What follows belongs to an exercise in optimizing a design on an open flow for small area; a production flow would make more cautious choices. At most, simulation tests tie the RTL to the original design; equivalence was not proved. Some runs may be left out. An edit can pass the tests and still lose a function that they never use. The RTL of run 2 was laid out without a check of its function.

run_1/metal_stack.png
The bar under the picture is 200 um long. Two of the layers only.
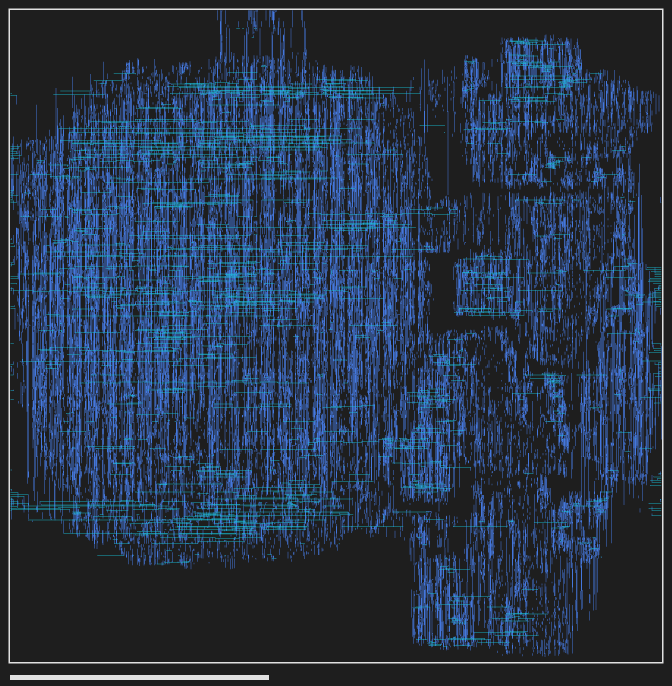
run_1/zoom.png
Window x 232 to 272, y 131 to 171 um. Cells in grey, sequential cells in the stronger grey; small squares are vias.
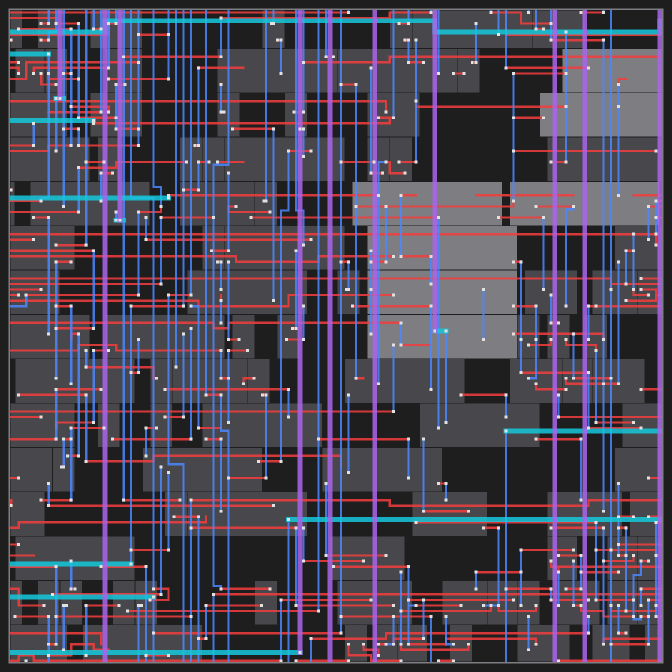
run_1/final_worst_path.png
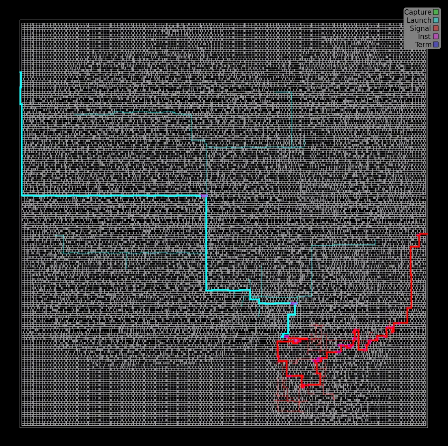
run_1/final_routing.png
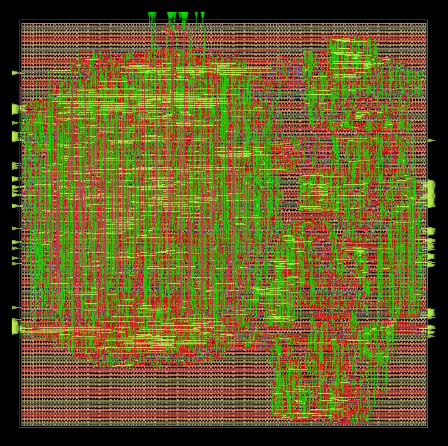
[constraint.sdc]
create_clock -name core_clock -period 20.0 [get_ports {clk}]
set_input_delay 4.0000 -clock core_clock [delete_from_list [all_inputs] [get_ports {clk}]]
set_output_delay 4.0000 -clock core_clock [all_outputs]
set_load 0.01 [all_outputs]
[design.v]
module WallaceTreeMul (A,B,C);
 input [13:0] A, B;
 output reg [27:0] C;
 reg [26:0] C_reg;
always @(*) begin
    C_reg = $signed(A) * $signed(B);
    C = {C_reg[26], C_reg};
end
endmodule
module Kogge_Stone_Rounder #(parameter DATA_WIDTH = 28, OUTPUT_WIDTH = 14) (
    input wire [DATA_WIDTH-1:0] IN,
    output reg [OUTPUT_WIDTH-1:0] OUT
);
wire [OUTPUT_WIDTH-1:0] out_round;
Kogge_Stone_ADDER_14 Stage_Round (IN[23:10], 14'b0, 1'b1, out_round);
always @(*) begin
    if(IN[9] == 1'b1) begin
        OUT = out_round;
    end
    else begin
        OUT = IN[23:10];
    end
end
endmodule
module Kogge_Stone_3IN #(parameter DATA_WIDTH = 14, OUTPUT_WIDTH = 14) (
    input wire [DATA_WIDTH-1:0] IN1,
    input wire [DATA_WIDTH-1:0] IN2,
    input wire [DATA_WIDTH-1:0] IN3,
    output wire [OUTPUT_WIDTH-1:0] RES
);
wire [DATA_WIDTH-1:0] out_1_12;
Kogge_Stone_ADDER_14 Stage1  (IN1, IN2, 1'b0, out_1_12);
Kogge_Stone_ADDER_14 Stage2  (out_1_12, IN3, 1'b0, RES);
endmodule
module Kogge_Stone_5IN #(parameter DATA_WIDTH = 28, OUTPUT_WIDTH = 14) (
    input wire [DATA_WIDTH-1:0] IN1,
    input wire [DATA_WIDTH-1:0] IN2,
    input wire [DATA_WIDTH-1:0] IN3,
    input wire [DATA_WIDTH-1:0] IN4,
    input wire [DATA_WIDTH-1:0] IN5,
    output reg [OUTPUT_WIDTH-1:0] RES
);
wire [DATA_WIDTH-1:0] out_1_12;
wire [DATA_WIDTH-1:0] out_1_34;
wire [DATA_WIDTH-1:0] out_2;
wire [DATA_WIDTH-1:0] out_3;
wire [OUTPUT_WIDTH-1:0] out_3_round;
Kogge_Stone_ADDER_28 Stage1_14_12(IN1, IN2, 1'b0, out_1_12);
Kogge_Stone_ADDER_28 Stage1_14_34(IN3, IN4, 1'b0, out_1_34);
Kogge_Stone_ADDER_28 Stage2      (out_1_12, out_1_34, 1'b0, out_2);
Kogge_Stone_ADDER_28 Stage3      (out_2, IN5, 1'b0, out_3);
Kogge_Stone_ADDER_14 Stage_Round (out_3[23:10], 14'b0, 1'b1, out_3_round);
always @(*) begin
    if(out_3[9] == 1'b1) begin
        RES = out_3_round;
    end
    else begin
        RES = out_3[23:10];
    end
end
endmodule
module Kogge_Stone_ADDER_14 #(parameter DATA_WIDTH = 14, OUTPUT_WIDTH = 14) (
    input wire [DATA_WIDTH-1:0] A,
    input wire [DATA_WIDTH-1:0] B,
    input wire                  Cin,
    output reg [OUTPUT_WIDTH-1:0] S
);
always @(*) begin
    S = A + B + {{(DATA_WIDTH-1){1'b0}}, Cin};
end
endmodule
module Kogge_Stone_ADDER_28 #(parameter DATA_WIDTH = 28, OUTPUT_WIDTH = 28) (
    input wire [DATA_WIDTH-1:0] A,
    input wire [DATA_WIDTH-1:0] B,
    input wire                  Cin,
    output reg [OUTPUT_WIDTH-1:0] S
);
always @(*) begin
    S = A + B + {{(DATA_WIDTH-1){1'b0}}, Cin};
end
endmodule
module Sig_ROM #(parameter DATA_WIDTH = 14, OUTPUT_WIDTH = 28) (
    input wire clk, rst,
    input wire [DATA_WIDTH-1:0] IN_SAM,
    output reg [OUTPUT_WIDTH-1:0] OUTPUT
);
wire [5:0] rom_addr = IN_SAM[12:7];
reg [OUTPUT_WIDTH-1:0] C12_MEM_rd;
always @(*) begin
    case (rom_addr)
        6'd0: C12_MEM_rd = 28'b00000100000000_00001000000000;
        6'd1: C12_MEM_rd = 28'b00000011111110_00001000000000;
        6'd2: C12_MEM_rd = 28'b00000011111010_00001000000001;
        6'd3: C12_MEM_rd = 28'b00000011110100_00001000000011;
        6'd4: C12_MEM_rd = 28'b00000011101101_00001000000111;
        6'd5: C12_MEM_rd = 28'b00000011100100_00001000001101;
        6'd6: C12_MEM_rd = 28'b00000011011010_00001000010100;
        6'd7: C12_MEM_rd = 28'b00000011001111_00001000011110;
        6'd8: C12_MEM_rd = 28'b00000011000011_00001000101001;
        6'd9: C12_MEM_rd = 28'b00000010110111_00001000110111;
        6'd10: C12_MEM_rd = 28'b00000010101011_00001001000110;
        6'd11: C12_MEM_rd = 28'b00000010011111_00001001010111;
        6'd12: C12_MEM_rd = 28'b00000010010011_00001001101001;
        6'd13: C12_MEM_rd = 28'b00000010000111_00001001111100;
        6'd14: C12_MEM_rd = 28'b00000001111100_00001010010000;
        6'd15: C12_MEM_rd = 28'b00000001110001_00001010100100;
        6'd16: C12_MEM_rd = 28'b00000001100111_00001010111001;
        6'd17: C12_MEM_rd = 28'b00000001011101_00001011001101;
        6'd18: C12_MEM_rd = 28'b00000001010100_00001011100001;
        6'd19: C12_MEM_rd = 28'b00000001001100_00001011110101;
        6'd20: C12_MEM_rd = 28'b00000001000100_00001100001000;
        6'd21: C12_MEM_rd = 28'b00000000111101_00001100011010;
        6'd22: C12_MEM_rd = 28'b00000000110111_00001100101100;
        6'd23: C12_MEM_rd = 28'b00000000110001_00001100111101;
        6'd24: C12_MEM_rd = 28'b00000000101100_00001101001100;
        6'd25: C12_MEM_rd = 28'b00000000100111_00001101011011;
        6'd26: C12_MEM_rd = 28'b00000000100011_00001101101001;
        6'd27: C12_MEM_rd = 28'b00000000011111_00001101110110;
        6'd28: C12_MEM_rd = 28'b00000000011011_00001110000010;
        6'd29: C12_MEM_rd = 28'b00000000011000_00001110001101;
        6'd30: C12_MEM_rd = 28'b00000000010110_00001110010111;
        6'd31: C12_MEM_rd = 28'b00000000010011_00001110100001;
        6'd32: C12_MEM_rd = 28'b00000000010001_00001110101001;
        6'd33: C12_MEM_rd = 28'b00000000001111_00001110110001;
        6'd34: C12_MEM_rd = 28'b00000000001101_00001110111001;
        6'd35: C12_MEM_rd = 28'b00000000001100_00001110111111;
        6'd36: C12_MEM_rd = 28'b00000000001010_00001111000110;
        6'd37: C12_MEM_rd = 28'b00000000001001_00001111001011;
        6'd38: C12_MEM_rd = 28'b00000000001000_00001111010000;
        6'd39: C12_MEM_rd = 28'b00000000000111_00001111010101;
        6'd40: C12_MEM_rd = 28'b00000000000110_00001111011001;
        6'd41: C12_MEM_rd = 28'b00000000000110_00001111011101;
        6'd42: C12_MEM_rd = 28'b00000000000101_00001111100000;
        6'd43: C12_MEM_rd = 28'b00000000000100_00001111100100;
        6'd44: C12_MEM_rd = 28'b00000000000100_00001111100110;
        6'd45: C12_MEM_rd = 28'b00000000000011_00001111101001;
        6'd46: C12_MEM_rd = 28'b00000000000011_00001111101011;
        6'd47: C12_MEM_rd = 28'b00000000000011_00001111101101;
        6'd48: C12_MEM_rd = 28'b00000000000010_00001111101111;
        6'd49: C12_MEM_rd = 28'b00000000000010_00001111110001;
        6'd50: C12_MEM_rd = 28'b00000000000010_00001111110010;
        6'd51: C12_MEM_rd = 28'b00000000000010_00001111110100;
        6'd52: C12_MEM_rd = 28'b00000000000001_00001111110101;
        6'd53: C12_MEM_rd = 28'b00000000000001_00001111110110;
        6'd54: C12_MEM_rd = 28'b00000000000001_00001111110111;
        6'd55: C12_MEM_rd = 28'b00000000000001_00001111111000;
        6'd56: C12_MEM_rd = 28'b00000000000001_00001111111001;
        6'd57: C12_MEM_rd = 28'b00000000000001_00001111111010;
        6'd58: C12_MEM_rd = 28'b00000000000001_00001111111010;
        6'd59: C12_MEM_rd = 28'b00000000000001_00001111111011;
        6'd60: C12_MEM_rd = 28'b00000000000001_00001111111011;
        6'd61: C12_MEM_rd = 28'b00000000000000_00001111111100;
        6'd62: C12_MEM_rd = 28'b00000000000000_00001111111100;
        6'd63: C12_MEM_rd = 28'b00000000000000_00001111111100;
        default: C12_MEM_rd = 28'b0;
    endcase
end
always @(*) begin
    OUTPUT = C12_MEM_rd;
end
endmodule
module Sig_ADDER #(parameter DATA_WIDTH_1 = 28, DATA_WIDTH_2 = 14, OUTPUT_WIDTH = 14) (
    input wire clk, rst,
    input wire [DATA_WIDTH_2-1:0] A,
    input wire [DATA_WIDTH_1-1:0] B,
    input wire SIGN,
    output reg [OUTPUT_WIDTH-1:0] OUTPUT
);
wire [27:0] OUTPUT_POS_reg1;
wire [27:0] OUTPUT_NEG_reg1;
wire [13:0] out_round;
Kogge_Stone_ADDER_28 ADDER({ {4{A[13]}}, A, {10{1'b0}}}, B, 1'b0, OUTPUT_POS_reg1);
Kogge_Stone_ADDER_28 ADDER_NEG(28'b0_0000001_00000000000000000000, ~OUTPUT_POS_reg1, 1'b1, OUTPUT_NEG_reg1);
reg [27:0] mux_out;
always @(*) begin
    if(SIGN == 1'b0) begin
        mux_out = OUTPUT_POS_reg1;
    end
    else begin
        mux_out = OUTPUT_NEG_reg1;
    end
end
Kogge_Stone_ADDER_14 Stage_Round_POS (mux_out[23:10], 14'b0, mux_out[9], out_round);
always @(*) begin
    OUTPUT = out_round;
end
endmodule
module Sig_SIGNMOD #(parameter DATA_WIDTH = 14, OUTPUT_WIDTH = 14) (
    input wire [DATA_WIDTH-1:0] IN_SAM,
    output reg [OUTPUT_WIDTH-1:0] OUTPUT
);
wire [DATA_WIDTH-1:0] OUTPUT_reg;
Kogge_Stone_ADDER_14 ADD (14'd0, ~IN_SAM, 1'b1, OUTPUT_reg);
always @(*) begin
    if(IN_SAM[13] == 1'b0) begin
        OUTPUT = IN_SAM;
    end
    else begin
        OUTPUT = OUTPUT_reg;
    end
end
endmodule
module Sig_TOP (
    input wire clk, rst,
    input wire [13:0] IN_SAM,
    output wire [13:0] FINAL_OUTPUT
);
wire [27:0] PROD;
wire [27:0] OUTPUT;
wire [13:0] IN_SAM_reg;
Sig_SIGNMOD SMOD(IN_SAM, IN_SAM_reg);
Sig_ROM ROM(clk, rst, IN_SAM_reg, OUTPUT);
WallaceTreeMul MUL(IN_SAM_reg, OUTPUT[27:14], PROD);
Sig_ADDER ADD(clk, rst, OUTPUT[13:0], PROD, IN_SAM[13],FINAL_OUTPUT);
endmodule
module Kernel_Out_MULT #(parameter DATA_WIDTH = 14, OUTPUT_WIDTH = 14) (
    input wire clk, rst,
    input wire [DATA_WIDTH-1:0] h_1,
    input wire [DATA_WIDTH-1:0] h_2,
    input wire [DATA_WIDTH-1:0] h_3,
    input wire [DATA_WIDTH-1:0] h_4,
    input wire [DATA_WIDTH-1:0] h_5,
    output reg [OUTPUT_WIDTH-1:0] Output_1,
    output reg [OUTPUT_WIDTH-1:0] Output_2,
    output reg [OUTPUT_WIDTH-1:0] Output_3,
    output reg [OUTPUT_WIDTH-1:0] Output_4
);
reg [DATA_WIDTH-1:0] kernel_out_1_1;
reg [DATA_WIDTH-1:0] kernel_out_1_2;
reg [DATA_WIDTH-1:0] kernel_out_1_3;
reg [DATA_WIDTH-1:0] kernel_out_1_4;
reg [DATA_WIDTH-1:0] kernel_out_2_1;
reg [DATA_WIDTH-1:0] kernel_out_2_2;
reg [DATA_WIDTH-1:0] kernel_out_2_3;
reg [DATA_WIDTH-1:0] kernel_out_2_4;
reg [DATA_WIDTH-1:0] kernel_out_3_1;
reg [DATA_WIDTH-1:0] kernel_out_3_2;
reg [DATA_WIDTH-1:0] kernel_out_3_3;
reg [DATA_WIDTH-1:0] kernel_out_3_4;
reg [DATA_WIDTH-1:0] kernel_out_4_1;
reg [DATA_WIDTH-1:0] kernel_out_4_2;
reg [DATA_WIDTH-1:0] kernel_out_4_3;
reg [DATA_WIDTH-1:0] kernel_out_4_4;
reg [DATA_WIDTH-1:0] kernel_out_5_1;
reg [DATA_WIDTH-1:0] kernel_out_5_2;
reg [DATA_WIDTH-1:0] kernel_out_5_3;
reg [DATA_WIDTH-1:0] kernel_out_5_4;
always @(posedge clk or negedge rst) begin
    if(!rst) begin
        kernel_out_1_1 <= 14'b11110101101110;
        kernel_out_1_2 <= 14'b00010001111111;
        kernel_out_1_3 <= 14'b11011111000111;
        kernel_out_1_4 <= 14'b00001111101110;
        kernel_out_2_1 <= 14'b00101100100110;
        kernel_out_2_2 <= 14'b11101111100011;
        kernel_out_2_3 <= 14'b11100001001110;
        kernel_out_2_4 <= 14'b11110101000101;
        kernel_out_3_1 <= 14'b00000100101001;
        kernel_out_3_2 <= 14'b11011111110001;
        kernel_out_3_3 <= 14'b00001001011011;
        kernel_out_3_4 <= 14'b11110110101100;
        kernel_out_4_1 <= 14'b11111100011001;
        kernel_out_4_2 <= 14'b11101111101100;
        kernel_out_4_3 <= 14'b00000001111111;
        kernel_out_4_4 <= 14'b00101111101001;
        kernel_out_5_1 <= 14'b00001111010001;
        kernel_out_5_2 <= 14'b00000111110001;
        kernel_out_5_3 <= 14'b00000011000110;
        kernel_out_5_4 <= 14'b11011100110110;
    end
    else begin
        kernel_out_1_1 <= 14'b11110101101110;
        kernel_out_1_2 <= 14'b00010001111111;
        kernel_out_1_3 <= 14'b11011111000111;
        kernel_out_1_4 <= 14'b00001111101110;
        kernel_out_2_1 <= 14'b00101100100110;
        kernel_out_2_2 <= 14'b11101111100011;
        kernel_out_2_3 <= 14'b11100001001110;
        kernel_out_2_4 <= 14'b11110101000101;
        kernel_out_3_1 <= 14'b00000100101001;
        kernel_out_3_2 <= 14'b11011111110001;
        kernel_out_3_3 <= 14'b00001001011011;
        kernel_out_3_4 <= 14'b11110110101100;
        kernel_out_4_1 <= 14'b11111100011001;
        kernel_out_4_2 <= 14'b11101111101100;
        kernel_out_4_3 <= 14'b00000001111111;
        kernel_out_4_4 <= 14'b00101111101001;
        kernel_out_5_1 <= 14'b00001111010001;
        kernel_out_5_2 <= 14'b00000111110001;
        kernel_out_5_3 <= 14'b00000011000110;
        kernel_out_5_4 <= 14'b11011100110110;
    end
end
localparam OUTPUT_WIDTH_NEW = 28;
wire [OUTPUT_WIDTH_NEW-1:0] h2ko_1_c1_r1;
wire [OUTPUT_WIDTH_NEW-1:0] h2ko_2_c1_r2;
wire [OUTPUT_WIDTH_NEW-1:0] h2ko_3_c1_r3;
wire [OUTPUT_WIDTH_NEW-1:0] h2ko_4_c1_r4;
wire [OUTPUT_WIDTH_NEW-1:0] h2ko_5_c1_r5;
wire [OUTPUT_WIDTH_NEW-1:0] h2ko_1_c2_r1;
wire [OUTPUT_WIDTH_NEW-1:0] h2ko_2_c2_r2;
wire [OUTPUT_WIDTH_NEW-1:0] h2ko_3_c2_r3;
wire [OUTPUT_WIDTH_NEW-1:0] h2ko_4_c2_r4;
wire [OUTPUT_WIDTH_NEW-1:0] h2ko_5_c2_r5;
wire [OUTPUT_WIDTH_NEW-1:0] h2ko_1_c3_r1;
wire [OUTPUT_WIDTH_NEW-1:0] h2ko_2_c3_r2;
wire [OUTPUT_WIDTH_NEW-1:0] h2ko_3_c3_r3;
wire [OUTPUT_WIDTH_NEW-1:0] h2ko_4_c3_r4;
wire [OUTPUT_WIDTH_NEW-1:0] h2ko_5_c3_r5;
wire [OUTPUT_WIDTH_NEW-1:0] h2ko_1_c4_r1;
wire [OUTPUT_WIDTH_NEW-1:0] h2ko_2_c4_r2;
wire [OUTPUT_WIDTH_NEW-1:0] h2ko_3_c4_r3;
wire [OUTPUT_WIDTH_NEW-1:0] h2ko_4_c4_r4;
wire [OUTPUT_WIDTH_NEW-1:0] h2ko_5_c4_r5;
WallaceTreeMul MULT11( kernel_out_1_1, h_1, h2ko_1_c1_r1);
WallaceTreeMul MULT12( kernel_out_2_1, h_2, h2ko_2_c1_r2);
WallaceTreeMul MULT13( kernel_out_3_1, h_3, h2ko_3_c1_r3);
WallaceTreeMul MULT14( kernel_out_4_1, h_4, h2ko_4_c1_r4);
WallaceTreeMul MULT15( kernel_out_5_1, h_5, h2ko_5_c1_r5);
WallaceTreeMul MULT21( kernel_out_1_2, h_1, h2ko_1_c2_r1);
WallaceTreeMul MULT22( kernel_out_2_2, h_2, h2ko_2_c2_r2);
WallaceTreeMul MULT23( kernel_out_3_2, h_3, h2ko_3_c2_r3);
WallaceTreeMul MULT24( kernel_out_4_2, h_4, h2ko_4_c2_r4);
WallaceTreeMul MULT25( kernel_out_5_2, h_5, h2ko_5_c2_r5);
WallaceTreeMul MULT31( kernel_out_1_3, h_1, h2ko_1_c3_r1);
WallaceTreeMul MULT32( kernel_out_2_3, h_2, h2ko_2_c3_r2);
WallaceTreeMul MULT33( kernel_out_3_3, h_3, h2ko_3_c3_r3);
WallaceTreeMul MULT34( kernel_out_4_3, h_4, h2ko_4_c3_r4);
WallaceTreeMul MULT35( kernel_out_5_3, h_5, h2ko_5_c3_r5);
WallaceTreeMul MULT41( kernel_out_1_4, h_1, h2ko_1_c4_r1);
WallaceTreeMul MULT42( kernel_out_2_4, h_2, h2ko_2_c4_r2);
WallaceTreeMul MULT43( kernel_out_3_4, h_3, h2ko_3_c4_r3);
WallaceTreeMul MULT44( kernel_out_4_4, h_4, h2ko_4_c4_r4);
WallaceTreeMul MULT45( kernel_out_5_4, h_5, h2ko_5_c4_r5);
wire [OUTPUT_WIDTH-1:0] Output_1_reg;
wire [OUTPUT_WIDTH-1:0] Output_2_reg;
wire [OUTPUT_WIDTH-1:0] Output_3_reg;
wire [OUTPUT_WIDTH-1:0] Output_4_reg;
Kogge_Stone_5IN ADD_1(h2ko_1_c1_r1, h2ko_2_c1_r2, h2ko_3_c1_r3, h2ko_4_c1_r4, h2ko_5_c1_r5, Output_1_reg);
Kogge_Stone_5IN ADD_2(h2ko_1_c2_r1, h2ko_2_c2_r2, h2ko_3_c2_r3, h2ko_4_c2_r4, h2ko_5_c2_r5, Output_2_reg);
Kogge_Stone_5IN ADD_3(h2ko_1_c3_r1, h2ko_2_c3_r2, h2ko_3_c3_r3, h2ko_4_c3_r4, h2ko_5_c3_r5, Output_3_reg);
Kogge_Stone_5IN ADD_4(h2ko_1_c4_r1, h2ko_2_c4_r2, h2ko_3_c4_r3, h2ko_4_c4_r4, h2ko_5_c4_r5, Output_4_reg);
always @(posedge clk or negedge rst) begin
    if(!rst) begin
        Output_1 <= 14'b0_000_0000000000;
        Output_2 <= 14'b0_000_0000000000;
        Output_3 <= 14'b0_000_0000000000;
        Output_4 <= 14'b0_000_0000000000;
    end
    else begin
        Output_1 <= Output_1_reg;
        Output_2 <= Output_2_reg;
        Output_3 <= Output_3_reg;
        Output_4 <= Output_4_reg;        
    end
end
endmodule
module BIAS_Out_ADD #(parameter DATA_WIDTH = 14, OUTPUT_WIDTH = 14) (
    input wire clk, rst,
    input wire [DATA_WIDTH-1:0] X1,
    input wire [DATA_WIDTH-1:0] X2,
    input wire [DATA_WIDTH-1:0] X3,
    input wire [DATA_WIDTH-1:0] X4,
    output reg [DATA_WIDTH-1:0] O1,
    output reg [DATA_WIDTH-1:0] O2,
    output reg [DATA_WIDTH-1:0] O3,
    output reg [DATA_WIDTH-1:0] O4
);
reg [DATA_WIDTH-1:0] bias_1;
reg [DATA_WIDTH-1:0] bias_2;
reg [DATA_WIDTH-1:0] bias_3;
reg [DATA_WIDTH-1:0] bias_4;
always @(posedge clk or negedge rst) begin
    if(!rst) begin
        bias_1 <= 14'b00000001010101;
        bias_2 <= 14'b11110101001001;
        bias_3 <= 14'b11111101011000;
        bias_4 <= 14'b00001011100100;
    end
    else begin
        bias_1 <= 14'b00000001010101;
        bias_2 <= 14'b11110101001001;
        bias_3 <= 14'b11111101011000;
        bias_4 <= 14'b00001011100100;
    end
end
wire [DATA_WIDTH-1:0] O1_wire;
wire [DATA_WIDTH-1:0] O2_wire;
wire [DATA_WIDTH-1:0] O3_wire;
wire [DATA_WIDTH-1:0] O4_wire;
Kogge_Stone_ADDER_14 ADDER1(bias_1, X1, 1'b0, O1_wire);
Kogge_Stone_ADDER_14 ADDER2(bias_2, X2, 1'b0, O2_wire);
Kogge_Stone_ADDER_14 ADDER3(bias_3, X3, 1'b0, O3_wire);
Kogge_Stone_ADDER_14 ADDER4(bias_4, X4, 1'b0, O4_wire);
always @(posedge clk or negedge rst) begin
    if(!rst) begin
        O1 <= 14'b0_000_0000000000;
        O2 <= 14'b0_000_0000000000;
        O3 <= 14'b0_000_0000000000;
        O4 <= 14'b0_000_0000000000;
    end
    else begin
        O1 <= O1_wire;
        O2 <= O2_wire;
        O3 <= O3_wire;
        O4 <= O4_wire;        
    end
end
endmodule
module OUTPUT_LAYER_TOP #(parameter DATA_WIDTH = 14, OUTPUT_WIDTH = 14) (
    input wire clk, rst,
    input wire valid,
    input wire [DATA_WIDTH-1:0] h_1,
    input wire [DATA_WIDTH-1:0] h_2,
    input wire [DATA_WIDTH-1:0] h_3,
    input wire [DATA_WIDTH-1:0] h_4,
    input wire [DATA_WIDTH-1:0] h_5,
    output wire [OUTPUT_WIDTH-1:0] Output_1,
    output wire [OUTPUT_WIDTH-1:0] Output_2,
    output wire [OUTPUT_WIDTH-1:0] Output_3,
    output wire [OUTPUT_WIDTH-1:0] Output_4
);
reg [DATA_WIDTH-1:0] h_1_reg;
reg [DATA_WIDTH-1:0] h_2_reg;
reg [DATA_WIDTH-1:0] h_3_reg;
reg [DATA_WIDTH-1:0] h_4_reg;
reg [DATA_WIDTH-1:0] h_5_reg;
always @(posedge clk or negedge rst) begin
    if(!rst) begin
        h_1_reg <= 14'b0_000_0000000000;
        h_2_reg <= 14'b0_000_0000000000;
        h_3_reg <= 14'b0_000_0000000000;
        h_4_reg <= 14'b0_000_0000000000;
        h_5_reg <= 14'b0_000_0000000000;        
    end
    else begin
        if(valid == 1'b1) begin
            h_1_reg <= h_1;
            h_2_reg <= h_2;
            h_3_reg <= h_3;
            h_4_reg <= h_4;
            h_5_reg <= h_5;
        end
    end
end
wire [DATA_WIDTH-1:0] internal_1;
wire [DATA_WIDTH-1:0] internal_2;
wire [DATA_WIDTH-1:0] internal_3;
wire [DATA_WIDTH-1:0] internal_4;
wire [DATA_WIDTH-1:0] Output_1_sig;
wire [DATA_WIDTH-1:0] Output_2_sig;
wire [DATA_WIDTH-1:0] Output_3_sig;
wire [DATA_WIDTH-1:0] Output_4_sig;
Kernel_Out_MULT KOM(clk, rst, h_1_reg,
                              h_2_reg,
                              h_3_reg,
                              h_4_reg,
                              h_5_reg,
                              internal_1,
                              internal_2,
                              internal_3,
                              internal_4
);
BIAS_Out_ADD BOA(clk, rst, internal_1,
                           internal_2,
                           internal_3,
                           internal_4,
                           Output_1_sig,
                           Output_2_sig,
                           Output_3_sig,
                           Output_4_sig
);
Sig_TOP SIG1(clk, rst, Output_1_sig, Output_1);
Sig_TOP SIG2(clk, rst, Output_2_sig, Output_2);
Sig_TOP SIG3(clk, rst, Output_3_sig, Output_3);
Sig_TOP SIG4(clk, rst, Output_4_sig, Output_4);
endmodule
module COMP #(parameter DATA_WIDTH = 14, OUTPUT_WIDTH = 2)  (
    input wire clk, rst,
    input wire [DATA_WIDTH-1:0] INX1,
    input wire [DATA_WIDTH-1:0] INX2,
    input wire [DATA_WIDTH-1:0] INX3,
    input wire [DATA_WIDTH-1:0] INX4,
    output reg [OUTPUT_WIDTH-1:0] OUTX
);
wire COM12;
wire COM13;
wire COM14;
wire COM21;
wire COM23;
wire COM24;
wire COM32;
wire COM31;
wire COM34;
wire COM42;
wire COM43;
wire COM41;
AgreaterB SUB1_2(INX1, INX2, COM12);
AgreaterB SUB1_3(INX1, INX3, COM13);
AgreaterB SUB1_4(INX1, INX4, COM14);
AgreaterB SUB2_1(INX2, INX2, COM21);
AgreaterB SUB2_3(INX2, INX3, COM23);
AgreaterB SUB2_4(INX2, INX4, COM24);
AgreaterB SUB3_2(INX3, INX2, COM32);
AgreaterB SUB3_1(INX3, INX3, COM31);
AgreaterB SUB3_4(INX3, INX4, COM34);
AgreaterB SUB4_2(INX4, INX2, COM42);
AgreaterB SUB4_3(INX4, INX3, COM43);
AgreaterB SUB4_1(INX4, INX4, COM41);
reg [3:0] MUXSEL;
always @(*) begin
    MUXSEL[0] = COM12 & COM13 & COM14;
    MUXSEL[1] = COM21 & COM23 & COM24;
    MUXSEL[2] = COM32 & COM31 & COM34;
    MUXSEL[3] = COM42 & COM43 & COM41;
end
reg [OUTPUT_WIDTH-1:0] OUTX_reg;
always @(*) begin
    case (MUXSEL)
        4'b0001: begin
            OUTX_reg = 2'b00;
        end 
        4'b0010: begin
            OUTX_reg = 2'b01;
        end 
        4'b0100: begin
            OUTX_reg = 2'b10;
        end 
        4'b1000: begin
            OUTX_reg = 2'b11;
        end 
        default: begin
            OUTX_reg = 2'b00;
        end
    endcase
end
always @(posedge clk or negedge rst) begin
    if(!rst) begin
        OUTX <= 2'b00;
    end
    else begin
        OUTX <= OUTX_reg;
    end
end
endmodule
module AgreaterB #(parameter DATA_WIDTH = 14) (
    input wire [DATA_WIDTH-1:0] A,
    input wire [DATA_WIDTH-1:0] B,
    output reg                  OUTX
);
wire [DATA_WIDTH-1:0] RES;
Kogge_Stone_ADDER_14 SUBER(A, ~B, 1'b1, RES);
always @(*) begin
    if(RES[13] == 1'b0) begin
        OUTX = 1'b1;
    end
    else begin
        OUTX = 1'b0;
    end
end
endmodule
module LSTM_HEAD (
    input  wire        clk,
    input  wire        rst,
    input  wire        valid,
    input  wire [13:0] h_1,
    input  wire [13:0] h_2,
    input  wire [13:0] h_3,
    input  wire [13:0] h_4,
    input  wire [13:0] h_5,
    output wire [1:0]  OUTX,
    output wire [13:0] SCORE_1,
    output wire [13:0] SCORE_2,
    output wire [13:0] SCORE_3,
    output wire [13:0] SCORE_4
);
OUTPUT_LAYER_TOP DENSE(clk, rst, valid,
                                 h_1,
                                 h_2,
                                 h_3,
                                 h_4,
                                 h_5,
                                 SCORE_1,
                                 SCORE_2,
                                 SCORE_3,
                                 SCORE_4
);
COMP CMP(clk, rst, SCORE_1,
                   SCORE_2,
                   SCORE_3,
                   SCORE_4,
                   OUTX
);
endmodule
[config.mk]
export PLATFORM = sky130hd
export DESIGN_NAME = LSTM_HEAD
export DESIGN_NICKNAME = LSTM_HEAD
export VERILOG_FILES = /design/flow/design.v
export SDC_FILE = /design/flow/constraint.sdc
export NUM_CORES = 4
export LEC_CHECK = 0
export CAP_MARGIN = 20
export CORE_MARGIN = 2
export CORE_UTILIZATION = 40
export SLEW_MARGIN = 20
[run.sh]
#!/bin/bash
# synth_recipe.tcl (not shown) runs the flow's synth.tcl, then flattens the netlist and writes it again
# the make line also repeats each setting of config.mk as NAME=value (left out here)
make -C /OpenROAD-flow-scripts/flow DESIGN_CONFIG=/design/flow/config.mk WORK_HOME=/design/flow/orfs CLKGATE_MAP_FILE= SYNTH_SCRIPT=/design/flow/synth_recipe.tcl finish
==> impl_metrics.yaml, run 1 <==
timing:
  fin_crit_sh_pct: 89.0
  slew_headroom_pct: 17.5
  tightest_slew_ps: 1210
layout:
  sh_seq_area_pct: 4.32
  multi_input_area_share_pct: 78.7
  fill_cells: 24471
  nets: 14608
  regArea_sq_um: 4610
  clkbuf_count: 17
  antenna_cells: 2
synthesis:
  yosysTopAreaCellShare_pct: 40.1
  synth_top_family_by_area: "adder cells"
  synth_edf_count: 0
  avgSynthCellArea_sq_um: 9.35
  synth_compound_area_share_pct: 8.06
  synthCells: 10707
die:
  die_y_um: 504
  ioPinCount: 131
  start_util_pct: 40.2
global_route:
  grt_pass1_vias: 78043
  grt_max_degree: 74
  antenna_found_initial: 7
clocking:
  cts_buffers: 17
  post-cts-setup-buffer-count: 0
  ctsResizeCount: 0
  htree_levels: 4
  cts_tree: "built"
  clock_path_buffers: 2
  clock_sinks: 184
placed_design:
  io_buffers: 130
critical_path:
  timing.rr.start: "DENSE.BOA.O4[4]"
  cp_num_buf_inv: 6
  endpoint_kind: "output port"
  worstSetupStartpointType: "flop"
  critPathKind: "flop to output port"
  critPathArrivalTime_ps: 13800
  cp_top_family: "adder cells"
min_path:
  min_path_type: "flop to flop"
  hold_path_end: "DENSE.BOA.O4[0]"
  hold_depth: 0
run_status:
  status: "finished clean"
route:
  first_pass_iters: 6
  drt_iter0_drc: 5493
About metal_stack.png:
- cyan: met3 (wire length 19,400 um)
- blue: met2 (wire length 146 mm)
total track usage: 26.0%
via count: 73,121
drt wl/cell: 23.0 um

About zoom.png:
- cyan: met3
- purple: met4
- red: met1
- blue: met2
- sequential cells in the window: 7
- cells with their middle in the window: 99
- netlist names of flops here include: DENSE.KOM.Output_2 (6), DENSE.BOA.O2 (1)
- most frequent: inv_1 (27), fa_1 (20), ha_1 (10)

About final_worst_path.png:
Post-Layout Cell Count: 14,187
crit path time final: 17,800 ps
setup_tns: 0 ps
PnR worst setup slack: 2200 ps

About final_routing.png:
WL final: 327,000 um
DRT met1 WL: 138,000 um
met2 WL: 146,000 um
top sig layer: met4

run 1: cell usage in the layout (no fill, tap or decap), types with 55 or more instances in the layout:
cell                n
inv_1            2925
fa_1             2004
ha_1             1689
nor2_1            674
xnor2_1           449
nand2_1           397
o21ai_0           354
a21oi_1           309
xor2_1            209
dfrtp_1           179
buf_4             140
clkdlybuf4s50_1   128
nand3_1           114
a21o_1            113
nor3_1            111
nand2b_1           84
or2_2              60
nor2b_1            55
run 1: routing by layer:
layer  vias up  routed length, um  GRT usage [%]
met1     37125             138000           34.5
li1      33292                  -              -
met5         -                  0              0
met3       412              19400           3.70
met2      2292             146000           41.0
met4         0              22600           14.5
run 1: cells in the mapped netlist, types with 10 or more instances:
cell type	instances
a31o_2	11
or2_2	60
a221oi_1	15
buf_1	23
fa_1	2004
o21a_1	37
o311ai_0	13
a211oi_1	38
a31oi_1	44
o41ai_1	10
and3_1	42
nor2_1	674
a2111oi_0	15
mux2i_1	29
a211o_1	13
clkbuf_1	160
xor2_1	210
nand2_1	397
xnor2_1	460
a311oi_1	17
nor2b_1	55
or4_1	11
o21bai_1	35
inv_1	2925
a21o_1	113
nor3_1	112
nand3_1	114
o211ai_1	52
a21oi_1	310
ha_1	1689
nor4_1	24
o31a_1	10
and2_1	33
o21ai_0	354
or3_1	46
a21boi_0	42
o22ai_1	13
nand2b_1	84
nand4_1	24
o31ai_1	24
dfrtp_1	184
run 1: per-stage QoR:
| stage | setup slack [ps] | hold WS [ps] | instance area [sq um] | util (%) |
|---|---|---|---|---|
| 2_1_floorplan | 5160 | 331 | 100000 | - |
| 3_3_place_gp | 3130 | 339 | 106000 | 42.7 |
| 3_5_place_dp | 2800 | 335 | 106000 | 42.7 |
| 4_1_cts | 2100 | 353 | 107000 | 42.9 |
| 5_1_grt | 1210 | 372 | 107000 | 42.9 |
| 6_report | 2200 | 351 | 107000 | 42.9 |
run 1: worst max-delay path by stage:
stage	startpoint	endpoint
after floorplan	DENSE.BOA.O1[0]	SCORE_1[13]
after global placement	DENSE.BOA.O1[0]	SCORE_1[13]
after detailed placement	DENSE.BOA.O1[0]	SCORE_1[12]
after CTS	DENSE.BOA.O1[0]	SCORE_1[12]
after global routing	DENSE.BOA.O1[0]	SCORE_1[12]
final	DENSE.BOA.O1[0]	SCORE_1[12]
run_1/met3.png
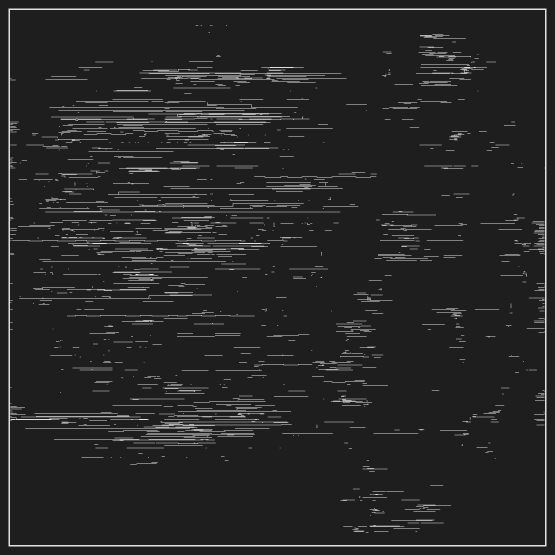

==> run 2: too many edits to list; what changed since run 1 <==
design.v: 594 -> 3233 lines; modules unchanged: 0
  FA: new, 4 lines
  HA: new, 4 lines
  MX: new, 3 lines
  SIGMOID: new, 482 lines
  GE13: new, 13 lines
  ARGMAX: new, 28 lines
  LSTM_HEAD: edited, 33 -> 2699 lines
  removed: WallaceTreeMul, Kogge_Stone_Rounder, Kogge_Stone_3IN, Kogge_Stone_5IN, Kogge_Stone_ADDER_14, Kogge_Stone_ADDER_28, Sig_ROM, Sig_ADDER, Sig_SIGNMOD, Sig_TOP, Kernel_Out_MULT, BIAS_Out_ADD, OUTPUT_LAYER_TOP, COMP, AgreaterB
==> module GE13 as of run 2 <==
module GE13 (
    input  wire [12:0] x,
    input  wire [12:0] yn,    
    output wire        ge
);
wire [13:0] c;
assign c[0] = 1'b1;
genvar i;
generate for (i = 0; i < 13; i = i + 1) begin : rc
    assign c[i+1] = (x[i] & yn[i]) | (x[i] & c[i]) | (yn[i] & c[i]);
end endgenerate
assign ge = c[13];
endmodule
==> module SIGMOID as of run 2 <==
module SIGMOID #(parameter [13:0] M = 14'd0) (
    input  wire [13:0] y,    
    output wire [11:0] s
);
wire [13:0] o = y ^ M;
wire neg = o[13];
wire [12:0] x = o[12:0] ^ {13{neg}};
reg [8:0] st;
reg [21:0] kt;
always @(*) begin
    case ({a12, a11, a10, a9, a8, a7})
        6'd0: begin st = 9'd256; kt = 22'd524800; end
        6'd1: begin st = 9'd254; kt = 22'd557312; end
        6'd2: begin st = 9'd250; kt = 22'd589824; end
        6'd3: begin st = 9'd244; kt = 22'd621568; end
        6'd4: begin st = 9'd237; kt = 22'd653312; end
        6'd5: begin st = 9'd228; kt = 22'd684032; end
        6'd6: begin st = 9'd218; kt = 22'd712704; end
        6'd7: begin st = 9'd207; kt = 22'd740992; end
        6'd8: begin st = 9'd195; kt = 22'd766464; end
        6'd9: begin st = 9'd183; kt = 22'd791936; end
        6'd10: begin st = 9'd171; kt = 22'd815360; end
        6'd11: begin st = 9'd159; kt = 22'd837760; end
        6'd12: begin st = 9'd147; kt = 22'd858112; end
        6'd13: begin st = 9'd135; kt = 22'd876416; end
        6'd14: begin st = 9'd124; kt = 22'd894464; end
        6'd15: begin st = 9'd113; kt = 22'd909696; end
        6'd16: begin st = 9'd103; kt = 22'd925184; end
        6'd17: begin st = 9'd93; kt = 22'd937088; end
        6'd18: begin st = 9'd84; kt = 22'd948736; end
        6'd19: begin st = 9'd76; kt = 22'd960512; end
        6'd20: begin st = 9'd68; kt = 22'd969216; end
        6'd21: begin st = 9'd61; kt = 22'd977536; end
        6'd22: begin st = 9'd55; kt = 22'd986880; end
        6'd23: begin st = 9'd49; kt = 22'd993664; end
        6'd24: begin st = 9'd44; kt = 22'd999936; end
        6'd25: begin st = 9'd39; kt = 22'd1004928; end
        6'd26: begin st = 9'd35; kt = 22'd1010944; end
        6'd27: begin st = 9'd31; kt = 22'd1014912; end
        6'd28: begin st = 9'd27; kt = 22'd1016832; end
        6'd29: begin st = 9'd24; kt = 22'd1020416; end
        6'd30: begin st = 9'd22; kt = 22'd1026048; end
        6'd31: begin st = 9'd19; kt = 22'd1027200; end
        6'd32: begin st = 9'd17; kt = 22'd1029632; end
        6'd33: begin st = 9'd15; kt = 22'd1031552; end
        6'd34: begin st = 9'd13; kt = 22'd1032960; end
        6'd35: begin st = 9'd12; kt = 22'd1036288; end
        6'd36: begin st = 9'd10; kt = 22'd1035776; end
        6'd37: begin st = 9'd9; kt = 22'd1037440; end
        6'd38: begin st = 9'd8; kt = 22'd1038848; end
        6'd39: begin st = 9'd7; kt = 22'd1040000; end
        6'd40: begin st = 9'd6; kt = 22'd1039872; end
        6'd41: begin st = 9'd6; kt = 22'd1044736; end
        6'd42: begin st = 9'd5; kt = 22'd1043200; end
        6'd43: begin st = 9'd4; kt = 22'd1042432; end
        6'd44: begin st = 9'd4; kt = 22'd1044992; end
        6'd45: begin st = 9'd3; kt = 22'd1042944; end
        6'd46: begin st = 9'd3; kt = 22'd1045248; end
        6'd47: begin st = 9'd3; kt = 22'd1048064; end
        6'd48: begin st = 9'd2; kt = 22'd1043968; end
        6'd49: begin st = 9'd2; kt = 22'd1046016; end
        6'd50: begin st = 9'd2; kt = 22'd1047552; end
        6'd51: begin st = 9'd2; kt = 22'd1050112; end
        6'd52: begin st = 9'd1; kt = 22'd1044480; end
        6'd53: begin st = 9'd1; kt = 22'd1046016; end
        6'd54: begin st = 9'd1; kt = 22'd1047040; end
        6'd55: begin st = 9'd1; kt = 22'd1048064; end
        6'd56: begin st = 9'd1; kt = 22'd1049088; end
        6'd57: begin st = 9'd1; kt = 22'd1050112; end
        6'd58: begin st = 9'd1; kt = 22'd1050112; end
        6'd59: begin st = 9'd1; kt = 22'd1051136; end
        6'd60: begin st = 9'd1; kt = 22'd1051648; end
        6'd61: begin st = 9'd0; kt = 22'd1044992; end
        6'd62: begin st = 9'd0; kt = 22'd1044992; end
        6'd63: begin st = 9'd0; kt = 22'd1044992; end
        default: begin st = 9'd0; kt = 22'd0; end
    endcase
end
wire a0;
wire c1;
wire a1;
wire c2;
wire a2;
wire c3;
wire a3;
wire c4;
wire a4;
wire c5;
wire a5;
wire c6;
wire a6;
wire c7;
wire a7;
wire c8;
wire a8;
wire c9;
wire a9;
wire c10;
wire a10;
wire c11;
wire a11;
wire c12;
wire a12;
wire c13;
wire pp0_0;
wire pp0_1;
wire pp0_2;
wire pp0_3;
wire pp0_4;
wire pp0_5;
wire pp0_6;
wire pp0_7;
wire pp0_8;
wire pp1_0;
wire pp1_1;
wire pp1_2;
wire pp1_3;
wire pp1_4;
wire pp1_5;
wire pp1_6;
wire pp1_7;
wire pp1_8;
wire pp2_0;
wire pp2_1;
wire pp2_2;
wire pp2_3;
wire pp2_4;
wire pp2_5;
wire pp2_6;
wire pp2_7;
wire pp2_8;
wire pp3_0;
wire pp3_1;
wire pp3_2;
wire pp3_3;
wire pp3_4;
wire pp3_5;
wire pp3_6;
wire pp3_7;
wire pp3_8;
wire pp4_0;
wire pp4_1;
wire pp4_2;
wire pp4_3;
wire pp4_4;
wire pp4_5;
wire pp4_6;
wire pp4_7;
wire pp4_8;
wire pp5_0;
wire pp5_1;
wire pp5_2;
wire pp5_3;
wire pp5_4;
wire pp5_5;
wire pp5_6;
wire pp5_7;
wire pp5_8;
wire pp6_0;
wire pp6_1;
wire pp6_2;
wire pp6_3;
wire pp6_4;
wire pp6_5;
wire pp6_6;
wire pp6_7;
wire pp6_8;
wire n0;
wire n1;
wire n2;
wire n3;
wire n4;
wire n5;
wire n6;
wire n7;
wire n8;
wire n9;
wire n10;
wire n11;
wire n12;
wire n13;
wire n14;
wire n15;
wire n16;
wire n17;
wire n18;
wire n19;
wire n20;
wire n21;
wire n22;
wire n23;
wire n24;
wire n25;
wire n26;
wire n27;
wire n28;
wire n29;
wire n30;
wire n31;
wire n32;
wire n33;
wire n34;
wire n35;
wire n36;
wire n37;
wire n38;
wire n39;
wire n40;
wire n41;
wire n42;
wire n43;
wire n44;
wire n45;
wire n46;
wire n47;
wire n48;
wire n49;
wire n50;
wire n51;
wire n52;
wire n53;
wire n54;
wire n55;
wire n56;
wire n57;
wire n58;
wire n59;
wire n60;
wire n61;
wire n62;
wire n63;
wire n64;
wire n65;
wire n66;
wire n67;
wire n68;
wire n69;
wire n70;
wire n71;
wire n72;
wire n73;
wire n74;
wire n75;
wire n76;
wire n77;
wire n78;
wire n79;
wire n80;
wire n81;
wire n82;
wire n83;
wire n84;
wire n85;
wire n86;
wire n87;
wire n88;
wire n89;
wire n90;
wire n91;
wire n92;
wire n93;
wire n94;
wire n95;
wire n96;
wire n97;
wire n98;
wire n99;
wire n100;
wire n101;
wire n102;
wire n103;
wire n104;
wire n105;
wire n106;
wire n107;
wire n108;
wire n109;
wire n110;
wire n111;
wire n112;
wire n113;
wire n114;
wire n115;
wire n116;
wire n117;
wire n118;
wire n119;
wire n120;
wire n121;
wire n122;
wire n123;
wire n124;
wire n125;
wire n126;
wire n127;
wire n128;
wire n129;
wire n130;
wire n131;
wire n132;
wire n133;
wire n134;
wire n135;
wire n136;
wire n137;
wire n138;
wire n139;
wire n140;
wire n141;
wire n142;
wire n143;
wire n144;
wire n145;
wire n146;
wire n147;
wire n148;
wire n149;
wire n150;
wire n151;
HA ua0 (.a(x[0]), .b(neg), .s(a0), .co(c1));
HA ua1 (.a(x[1]), .b(c1), .s(a1), .co(c2));
HA ua2 (.a(x[2]), .b(c2), .s(a2), .co(c3));
HA ua3 (.a(x[3]), .b(c3), .s(a3), .co(c4));
HA ua4 (.a(x[4]), .b(c4), .s(a4), .co(c5));
HA ua5 (.a(x[5]), .b(c5), .s(a5), .co(c6));
HA ua6 (.a(x[6]), .b(c6), .s(a6), .co(c7));
HA ua7 (.a(x[7]), .b(c7), .s(a7), .co(c8));
HA ua8 (.a(x[8]), .b(c8), .s(a8), .co(c9));
HA ua9 (.a(x[9]), .b(c9), .s(a9), .co(c10));
HA ua10 (.a(x[10]), .b(c10), .s(a10), .co(c11));
HA ua11 (.a(x[11]), .b(c11), .s(a11), .co(c12));
HA ua12 (.a(x[12]), .b(c12), .s(a12), .co(c13));
assign pp0_0 = a0 & st[0];
assign pp0_1 = a0 & st[1];
assign pp0_2 = a0 & st[2];
assign pp0_3 = a0 & st[3];
assign pp0_4 = a0 & st[4];
assign pp0_5 = a0 & st[5];
assign pp0_6 = a0 & st[6];
assign pp0_7 = a0 & st[7];
assign pp0_8 = a0 & st[8];
assign pp1_0 = a1 & st[0];
assign pp1_1 = a1 & st[1];
assign pp1_2 = a1 & st[2];
assign pp1_3 = a1 & st[3];
assign pp1_4 = a1 & st[4];
assign pp1_5 = a1 & st[5];
assign pp1_6 = a1 & st[6];
assign pp1_7 = a1 & st[7];
assign pp1_8 = a1 & st[8];
assign pp2_0 = a2 & st[0];
assign pp2_1 = a2 & st[1];
assign pp2_2 = a2 & st[2];
assign pp2_3 = a2 & st[3];
assign pp2_4 = a2 & st[4];
assign pp2_5 = a2 & st[5];
assign pp2_6 = a2 & st[6];
assign pp2_7 = a2 & st[7];
assign pp2_8 = a2 & st[8];
assign pp3_0 = a3 & st[0];
assign pp3_1 = a3 & st[1];
assign pp3_2 = a3 & st[2];
assign pp3_3 = a3 & st[3];
assign pp3_4 = a3 & st[4];
assign pp3_5 = a3 & st[5];
assign pp3_6 = a3 & st[6];
assign pp3_7 = a3 & st[7];
assign pp3_8 = a3 & st[8];
assign pp4_0 = a4 & st[0];
assign pp4_1 = a4 & st[1];
assign pp4_2 = a4 & st[2];
assign pp4_3 = a4 & st[3];
assign pp4_4 = a4 & st[4];
assign pp4_5 = a4 & st[5];
assign pp4_6 = a4 & st[6];
assign pp4_7 = a4 & st[7];
assign pp4_8 = a4 & st[8];
assign pp5_0 = a5 & st[0];
assign pp5_1 = a5 & st[1];
assign pp5_2 = a5 & st[2];
assign pp5_3 = a5 & st[3];
assign pp5_4 = a5 & st[4];
assign pp5_5 = a5 & st[5];
assign pp5_6 = a5 & st[6];
assign pp5_7 = a5 & st[7];
assign pp5_8 = a5 & st[8];
assign pp6_0 = a6 & st[0];
assign pp6_1 = a6 & st[1];
assign pp6_2 = a6 & st[2];
assign pp6_3 = a6 & st[3];
assign pp6_4 = a6 & st[4];
assign pp6_5 = a6 & st[5];
assign pp6_6 = a6 & st[6];
assign pp6_7 = a6 & st[7];
assign pp6_8 = a6 & st[8];
assign n0 = ~neg;
assign n1 = pp0_0 | n0;
FA un2 (.a(pp0_1), .b(pp1_0), .c(n1), .s(n2), .co(n3));
FA un4 (.a(pp0_2), .b(pp1_1), .c(pp2_0), .s(n4), .co(n5));
FA un6 (.a(n4), .b(n3), .c(n2), .s(n6), .co(n7));
FA un8 (.a(pp0_3), .b(pp1_2), .c(pp2_1), .s(n8), .co(n9));
FA un10 (.a(pp3_0), .b(n5), .c(n8), .s(n10), .co(n11));
FA un12 (.a(n10), .b(n7), .c(n6), .s(n12), .co(n13));
FA un14 (.a(pp0_4), .b(pp1_3), .c(pp2_2), .s(n14), .co(n15));
FA un16 (.a(pp3_1), .b(pp4_0), .c(n9), .s(n16), .co(n17));
FA un18 (.a(n14), .b(n11), .c(n16), .s(n18), .co(n19));
FA un20 (.a(n18), .b(n13), .c(n12), .s(n20), .co(n21));
FA un22 (.a(pp0_5), .b(pp1_4), .c(pp2_3), .s(n22), .co(n23));
FA un24 (.a(pp3_2), .b(pp4_1), .c(pp5_0), .s(n24), .co(n25));
FA un26 (.a(n15), .b(n22), .c(n24), .s(n26), .co(n27));
FA un28 (.a(n17), .b(n26), .c(n19), .s(n28), .co(n29));
FA un30 (.a(n28), .b(n21), .c(n20), .s(n30), .co(n31));
FA un32 (.a(pp0_6), .b(pp1_5), .c(pp2_4), .s(n32), .co(n33));
FA un34 (.a(pp3_3), .b(pp4_2), .c(pp5_1), .s(n34), .co(n35));
FA un36 (.a(pp6_0), .b(n23), .c(n25), .s(n36), .co(n37));
FA un38 (.a(n32), .b(n34), .c(n27), .s(n38), .co(n39));
FA un40 (.a(n36), .b(n38), .c(n29), .s(n40), .co(n41));
FA un42 (.a(n40), .b(n31), .c(n30), .s(n42), .co(n43));
FA un44 (.a(pp0_7), .b(pp1_6), .c(pp2_5), .s(n44), .co(n45));
FA un46 (.a(pp3_4), .b(pp4_3), .c(pp5_2), .s(n46), .co(n47));
FA un48 (.a(pp6_1), .b(kt[7]), .c(n33), .s(n48), .co(n49));
FA un50 (.a(n35), .b(n44), .c(n46), .s(n50), .co(n51));
FA un52 (.a(n37), .b(n48), .c(n50), .s(n52), .co(n53));
FA un54 (.a(n39), .b(n52), .c(n41), .s(n54), .co(n55));
FA un56 (.a(n54), .b(n43), .c(n42), .s(n56), .co(n57));
FA un58 (.a(pp0_8), .b(pp1_7), .c(pp2_6), .s(n58), .co(n59));
FA un60 (.a(pp3_5), .b(pp4_4), .c(pp5_3), .s(n60), .co(n61));
FA un62 (.a(pp6_2), .b(kt[8]), .c(n45), .s(n62), .co(n63));
FA un64 (.a(n47), .b(n58), .c(n60), .s(n64), .co(n65));
FA un66 (.a(n49), .b(n51), .c(n62), .s(n66), .co(n67));
FA un68 (.a(n64), .b(n53), .c(n66), .s(n68), .co(n69));
FA un70 (.a(n68), .b(n55), .c(n57), .s(n70), .co(n71));
assign n72 = n56 | n70;
FA un73 (.a(pp1_8), .b(pp2_7), .c(pp3_6), .s(n73), .co(n74));
FA un75 (.a(pp4_5), .b(pp5_4), .c(pp6_3), .s(n75), .co(n76));
FA un77 (.a(kt[9]), .b(n59), .c(n61), .s(n77), .co(n78));
FA un79 (.a(n73), .b(n75), .c(n63), .s(n79), .co(n80));
FA un81 (.a(n65), .b(n77), .c(n67), .s(n81), .co(n82));
FA un83 (.a(n79), .b(n81), .c(n69), .s(n83), .co(n84));
FA un85 (.a(n83), .b(n71), .c(n72), .s(n85), .co(n86));
FA un87 (.a(pp2_8), .b(pp3_7), .c(pp4_6), .s(n87), .co(n88));
FA un89 (.a(pp5_5), .b(pp6_4), .c(kt[10]), .s(n89), .co(n90));
FA un91 (.a(n74), .b(n76), .c(n87), .s(n91), .co(n92));
FA un93 (.a(n89), .b(n78), .c(n91), .s(n93), .co(n94));
FA un95 (.a(n80), .b(n93), .c(n82), .s(n95), .co(n96));
FA un97 (.a(n0), .b(n84), .c(n95), .s(n97), .co(n98));
FA un99 (.a(n97), .b(n86), .c(n85), .s(n99), .co(n100));
FA un101 (.a(pp3_8), .b(pp4_7), .c(pp5_6), .s(n101), .co(n102));
FA un103 (.a(pp6_5), .b(kt[11]), .c(n88), .s(n103), .co(n104));
FA un105 (.a(n90), .b(n101), .c(n92), .s(n105), .co(n106));
FA un107 (.a(n103), .b(n94), .c(n105), .s(n107), .co(n108));
FA un109 (.a(n107), .b(n96), .c(n98), .s(n109), .co(n110));
assign n111 = n109 ^ n100;
assign n112 = n109 | n100;
FA un113 (.a(pp4_8), .b(pp5_7), .c(pp6_6), .s(n113), .co(n114));
FA un115 (.a(kt[12]), .b(n102), .c(n113), .s(n115), .co(n116));
FA un117 (.a(n104), .b(n115), .c(n106), .s(n117), .co(n118));
FA un119 (.a(n117), .b(n108), .c(n110), .s(n119), .co(n120));
assign n121 = n119 ^ n112;
assign n122 = n119 | n112;
FA un123 (.a(pp5_8), .b(pp6_7), .c(kt[13]), .s(n123), .co(n124));
FA un125 (.a(n114), .b(n123), .c(n116), .s(n125), .co(n126));
FA un127 (.a(n125), .b(n118), .c(n120), .s(n127), .co(n128));
assign n129 = n127 ^ n122;
assign n130 = n127 | n122;
FA un131 (.a(pp6_8), .b(kt[14]), .c(n124), .s(n131), .co(n132));
FA un133 (.a(n131), .b(n126), .c(n128), .s(n133), .co(n134));
assign n135 = n133 ^ n130;
assign n136 = n133 | n130;
FA un137 (.a(kt[15]), .b(n132), .c(n134), .s(n137), .co(n138));
assign n139 = n137 ^ n136;
assign n140 = n137 | n136;
FA un141 (.a(kt[16]), .b(n138), .c(n140), .s(n141), .co(n142));
FA un143 (.a(kt[17]), .b(n142), .c(n141), .s(n143), .co(n144));
FA un145 (.a(kt[18]), .b(n144), .c(n143), .s(n145), .co(n146));
FA un147 (.a(kt[19]), .b(n146), .c(n145), .s(n147), .co(n148));
FA un149 (.a(kt[20]), .b(n148), .c(n147), .s(n149), .co(n150));
assign n151 = n150 ^ n149;
wire [11:0] r = {~n151, ~n149, ~n147, ~n145, ~n143, ~n141, ~n139, ~n135, ~n129, ~n121, ~n111, n99};
wire [11:0] sx = {r[11] ^ (neg & r[10]), r[10], r[9:0] ^ {10{neg}}};
assign s = sx ^ ({12{c13}} & 12'd2048);    
endmodule
==> module MX as of run 2 <==
module MX (input wire a0, a1, s, output wire y);
assign y = s ? a1 : a0;
endmodule
==> module FA as of run 2 <==
module FA (input wire a, b, c, output wire s, co);
assign s = a ^ b ^ c;
assign co = (a & b) | (a & c) | (b & c);
endmodule
==> module HA as of run 2 <==
module HA (input wire a, b, output wire s, co);
assign s = a ^ b;
assign co = a & b;
endmodule
==> flow/run.sh (new file) <==
#!/bin/bash
# Own layout flow: the standard flow (standard.sh), with three changes in how
# the layout is made:
#  - Yosys's ABC maps the combinational logic for area (strash; dch; map -a)
#    instead of for speed; registers are mapped before ABC runs, so they keep
#    the standard synthesis's names and cells;
#  - the port buffers are sky130_fd_sc_hd__buf_1 cells;
#  - clock tree synthesis inserts no dummy loads.
set -euo pipefail
here=$(pwd)
rm -rf "$here/scripts_area"
mkdir -p "$here/scripts_area"
cp -r "$FLOW_HOME/scripts/." "$here/scripts_area/"
cp "$here/flow/abc_area.script" "$here/scripts_area/abc_area.script"
bash standard.sh finish ABC_AREA=1 SCRIPTS_DIR="$here/scripts_area" \
  "BUFFER_PORTS_ARGS=-buffer_cell sky130_fd_sc_hd__buf_1" \
  "CTS_ARGS=-sink_clustering_enable -repair_clock_nets -buf_list sky130_fd_sc_hd__clkbuf_8 -dont_use_dummy_load" \
  > "$here/orfs_make.log" 2>&1 || { tail -50 "$here/orfs_make.log"; exit 1; }
tail -5 "$here/orfs_make.log"
==> flow/abc_area.script (new file) <==
strash
dch
map -a
==> standard.sh (new file) <==
#!/bin/bash
# synth_recipe.tcl (not shown) runs the flow's synth.tcl, then flattens the netlist and writes it again
# the make line also repeats each setting of config.mk as NAME=value (left out here)
make -C /OpenROAD-flow-scripts/flow DESIGN_CONFIG=/design/flow/config.mk WORK_HOME=/design/flow/orfs CLKGATE_MAP_FILE= SYNTH_SCRIPT=/design/flow/synth_recipe.tcl "${@:-finish}"
--- a/config.mk
+++ b/config.mk
@@ -6,6 +6,9 @@
 export NUM_CORES = 4
 export LEC_CHECK = 0
+export ABC_AREA = 1
 export CAP_MARGIN = 20
 export CORE_MARGIN = 2
-export CORE_UTILIZATION = 40
+export CORE_UTILIZATION = 50
 export SLEW_MARGIN = 20
+export SYNTH_HIERARCHICAL = 1
+export SYNTH_MINIMUM_KEEP_SIZE = 0
removed: run.sh
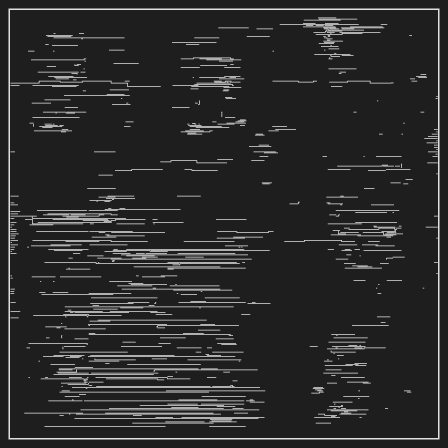
run_2/met3.png
- longest straight run: 115 um
- nets with wire on the layer: 434
WL final: 105,000 um
via count: 24,453
GR Util met3: 6.91%

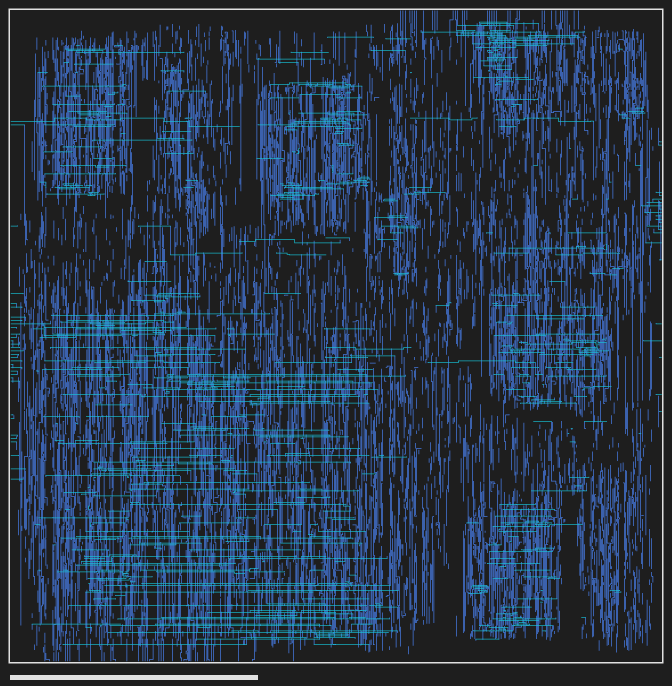
run_2/metal_stack.png
The bar under the picture is 100 um long. Two of the layers only.
- cyan: met3 (wire length 8,850 um)
- blue: met2 (wire length 49.4 mm)
total track usage: 31.9%
drt wl/cell: 25.7 um

==> run 2 against run 1 <==
Compared with the run above:
- routed wire length down 68%
- synthesized area down 67%
- sequential cell count down 30
- critical path depth up 2
- non-clock buffer count down 99
- critical path type is now input pin to flop
==> impl_metrics.yaml, run 2 <==
clocking:
  post-cts-setup-buffer-count: 0
  cts_tree: "built"
  clkTransAtPathRegs_ps: 100
  cts_hold_buffers: 0
  htree_levels: 4
  clock_sinks: 154
  ctsResizeCount: 0
  clock_path_buffers: 2
  cts_buffers: 17
timing:
  rsz0062_at_grt: "no"
  min_period_ps: 16690
  fin_crit_sh_pct: 83.4
  whs_ps: 313
  setup_viol: 0
  fin_ws_ps: 3310
  setup_tns_ps: 0
  tightest_slew_ps: 992
synthesis:
  synthCells: 3043
  avgSynthCellArea_sq_um: 11.0
  yosysTopAreaCellShare_pct: 55.2
  synthTopCellsByCount: "fa_1 (924), nor2_1 (465), clkinv_1 (463), nand2_1 (151), ha_1 (146)"
  synth_edf_count: 0
  async_flop_share_pct: 100
critical_path:
  worstSetupStartpointType: "input pin"
  critPathKind: "input pin to flop"
  critPathArrivalTime_ps: 17040
  cp_num_buf_inv: 6
  cp_top_family: "adder cells"
layout:
  stdcell_area_sq_um: 35600
  regArea_sq_um: 3920
  layout_commonest_cell: "fa_1"
  final_cell_mix: "fa_1 (924), nor2_1 (465), clkinv_1 (463)"
  fill_cells: 5912
  antenna_cells: 0
  nets: 4371
min_path:
  min_path_type: "flop to flop"
die:
  start_util_pct: 50.7
  ioPinCount: 131
placed_design:
  io_buffers: 130
  place_area_sq_um: 35400
  dp_worst_setup_slack_ps: 2830
global_route:
  grt_max_degree: 84
  antenna_found_initial: 0
  grt_pass1_vias: 27372
route:
  first_pass_iters: 6
run_status:
  status: "finished clean"
==> run 2: changes by cell type after synthesis, moves of 234 or more <==
cell      previous run  this run
inv_1             2925         0
ha_1              1689       146
fa_1              2004       924
clkinv_1             7       463
xnor2_1            460        65
nand2_1            397       151
o21ai_0            354       120
==> run 2: logic make-up after synthesis <==
| group | Yosys count | synth area share [%] |
|---|---|---|
| and+or+nand+nor | 683 | 7.98 |
| muxes | 56 | 1.88 |
| AOI/OAI and AO/OA | 485 | 9.17 |
| adders and majority gates | 1076 | 60.8 |
| buffers and inverters | 467 | 5.27 |
| DFF | 154 | 11.7 |
| xor gates and xnor gates | 122 | 3.19 |
==> run 2: path summary, 6_finish.rpt <==
kind | startpoint | end | slack [ps] | cells past startpoint
max in group asynchronous | rst | z2_1[4] | 14620 | 3
min in group asynchronous | rst | y_4[13] | 3410 | 1
max reg2reg | y_4[13] | z1_4[11] | 4900 | 47
min | z1_2[7] | z2_2[7] | 310 | 0
min reg2reg | z1_2[7] | z2_2[7] | 310 | 0
max | h_2[1] | y_1[13] | 3310 | 37
==> run 2: layout make-up <==
type,instances,area share (%)
Clock buffer,17,0.657
Inverter,463,4.88
Multi-Input combinational cell,2422,78.2
Sequential cell,154,11.0
Tap cell,864,3.04
Timing Repair Buffer,170,2.22
==> run 2: layer usage <==
layer | GRT usage (%) | wire length [um] | vias up
met1 | 44.6 | 43800 | 12916
li1 | - | - | 10222
met5 | 0 | 0 | -
met2 | 51.3 | 49400 | 1138
met3 | 6.91 | 8850 | 177
met4 | 7.97 | 2940 | 0
==> run 2: through the flow <==
stage | utilization (%) | std cells
floorplan | - | 3043
global placement | 53.5 | 4072
detailed placement | 53.5 | 4072
CTS | 53.8 | 4089
global route | 53.9 | 4090
finish | 53.9 | 4090

## afterwards: timing with drivers on the ports
No port has a modelled driver above. Below, the same layouts with a new extraction and two added sets of constraints.
Step 1 (the two cells are an assumption about what drives the block):
set clk [get_ports {clk}]
set_driving_cell -lib_cell sky130_fd_sc_hd__clkbuf_16 $clk
set_driving_cell -lib_cell sky130_fd_sc_hd__buf_2 [delete_from_list [all_inputs] $clk]
Step 2 adds t to the input delays and takes it off the output delays; t is the mean of the earliest and latest rising clock arrival at the registers after step 1. Input paths then give back, and output paths get back, about the clock's delay inside the block.
Three values: ideal, step 1, step 2; two values: the first two.
| run | t, ns | slack for setup (ns) | worst slew at a driven data input, ns | pins driven straight from the clock port |
|---|---|---|---|---|
| run 1 | 0.649 | 2.199 / 2.109 / 2.758 | 0.07 | 1 |
| run 2 | 0.533 | 3.312 / 3.334 / 2.801 | 0.06 | 1 |
After both steps setup and hold are still met in every run listed. For run 2, which loses most, drivers alone change the setup slack by +0.022 ns; drivers and shift together by -0.511 ns.
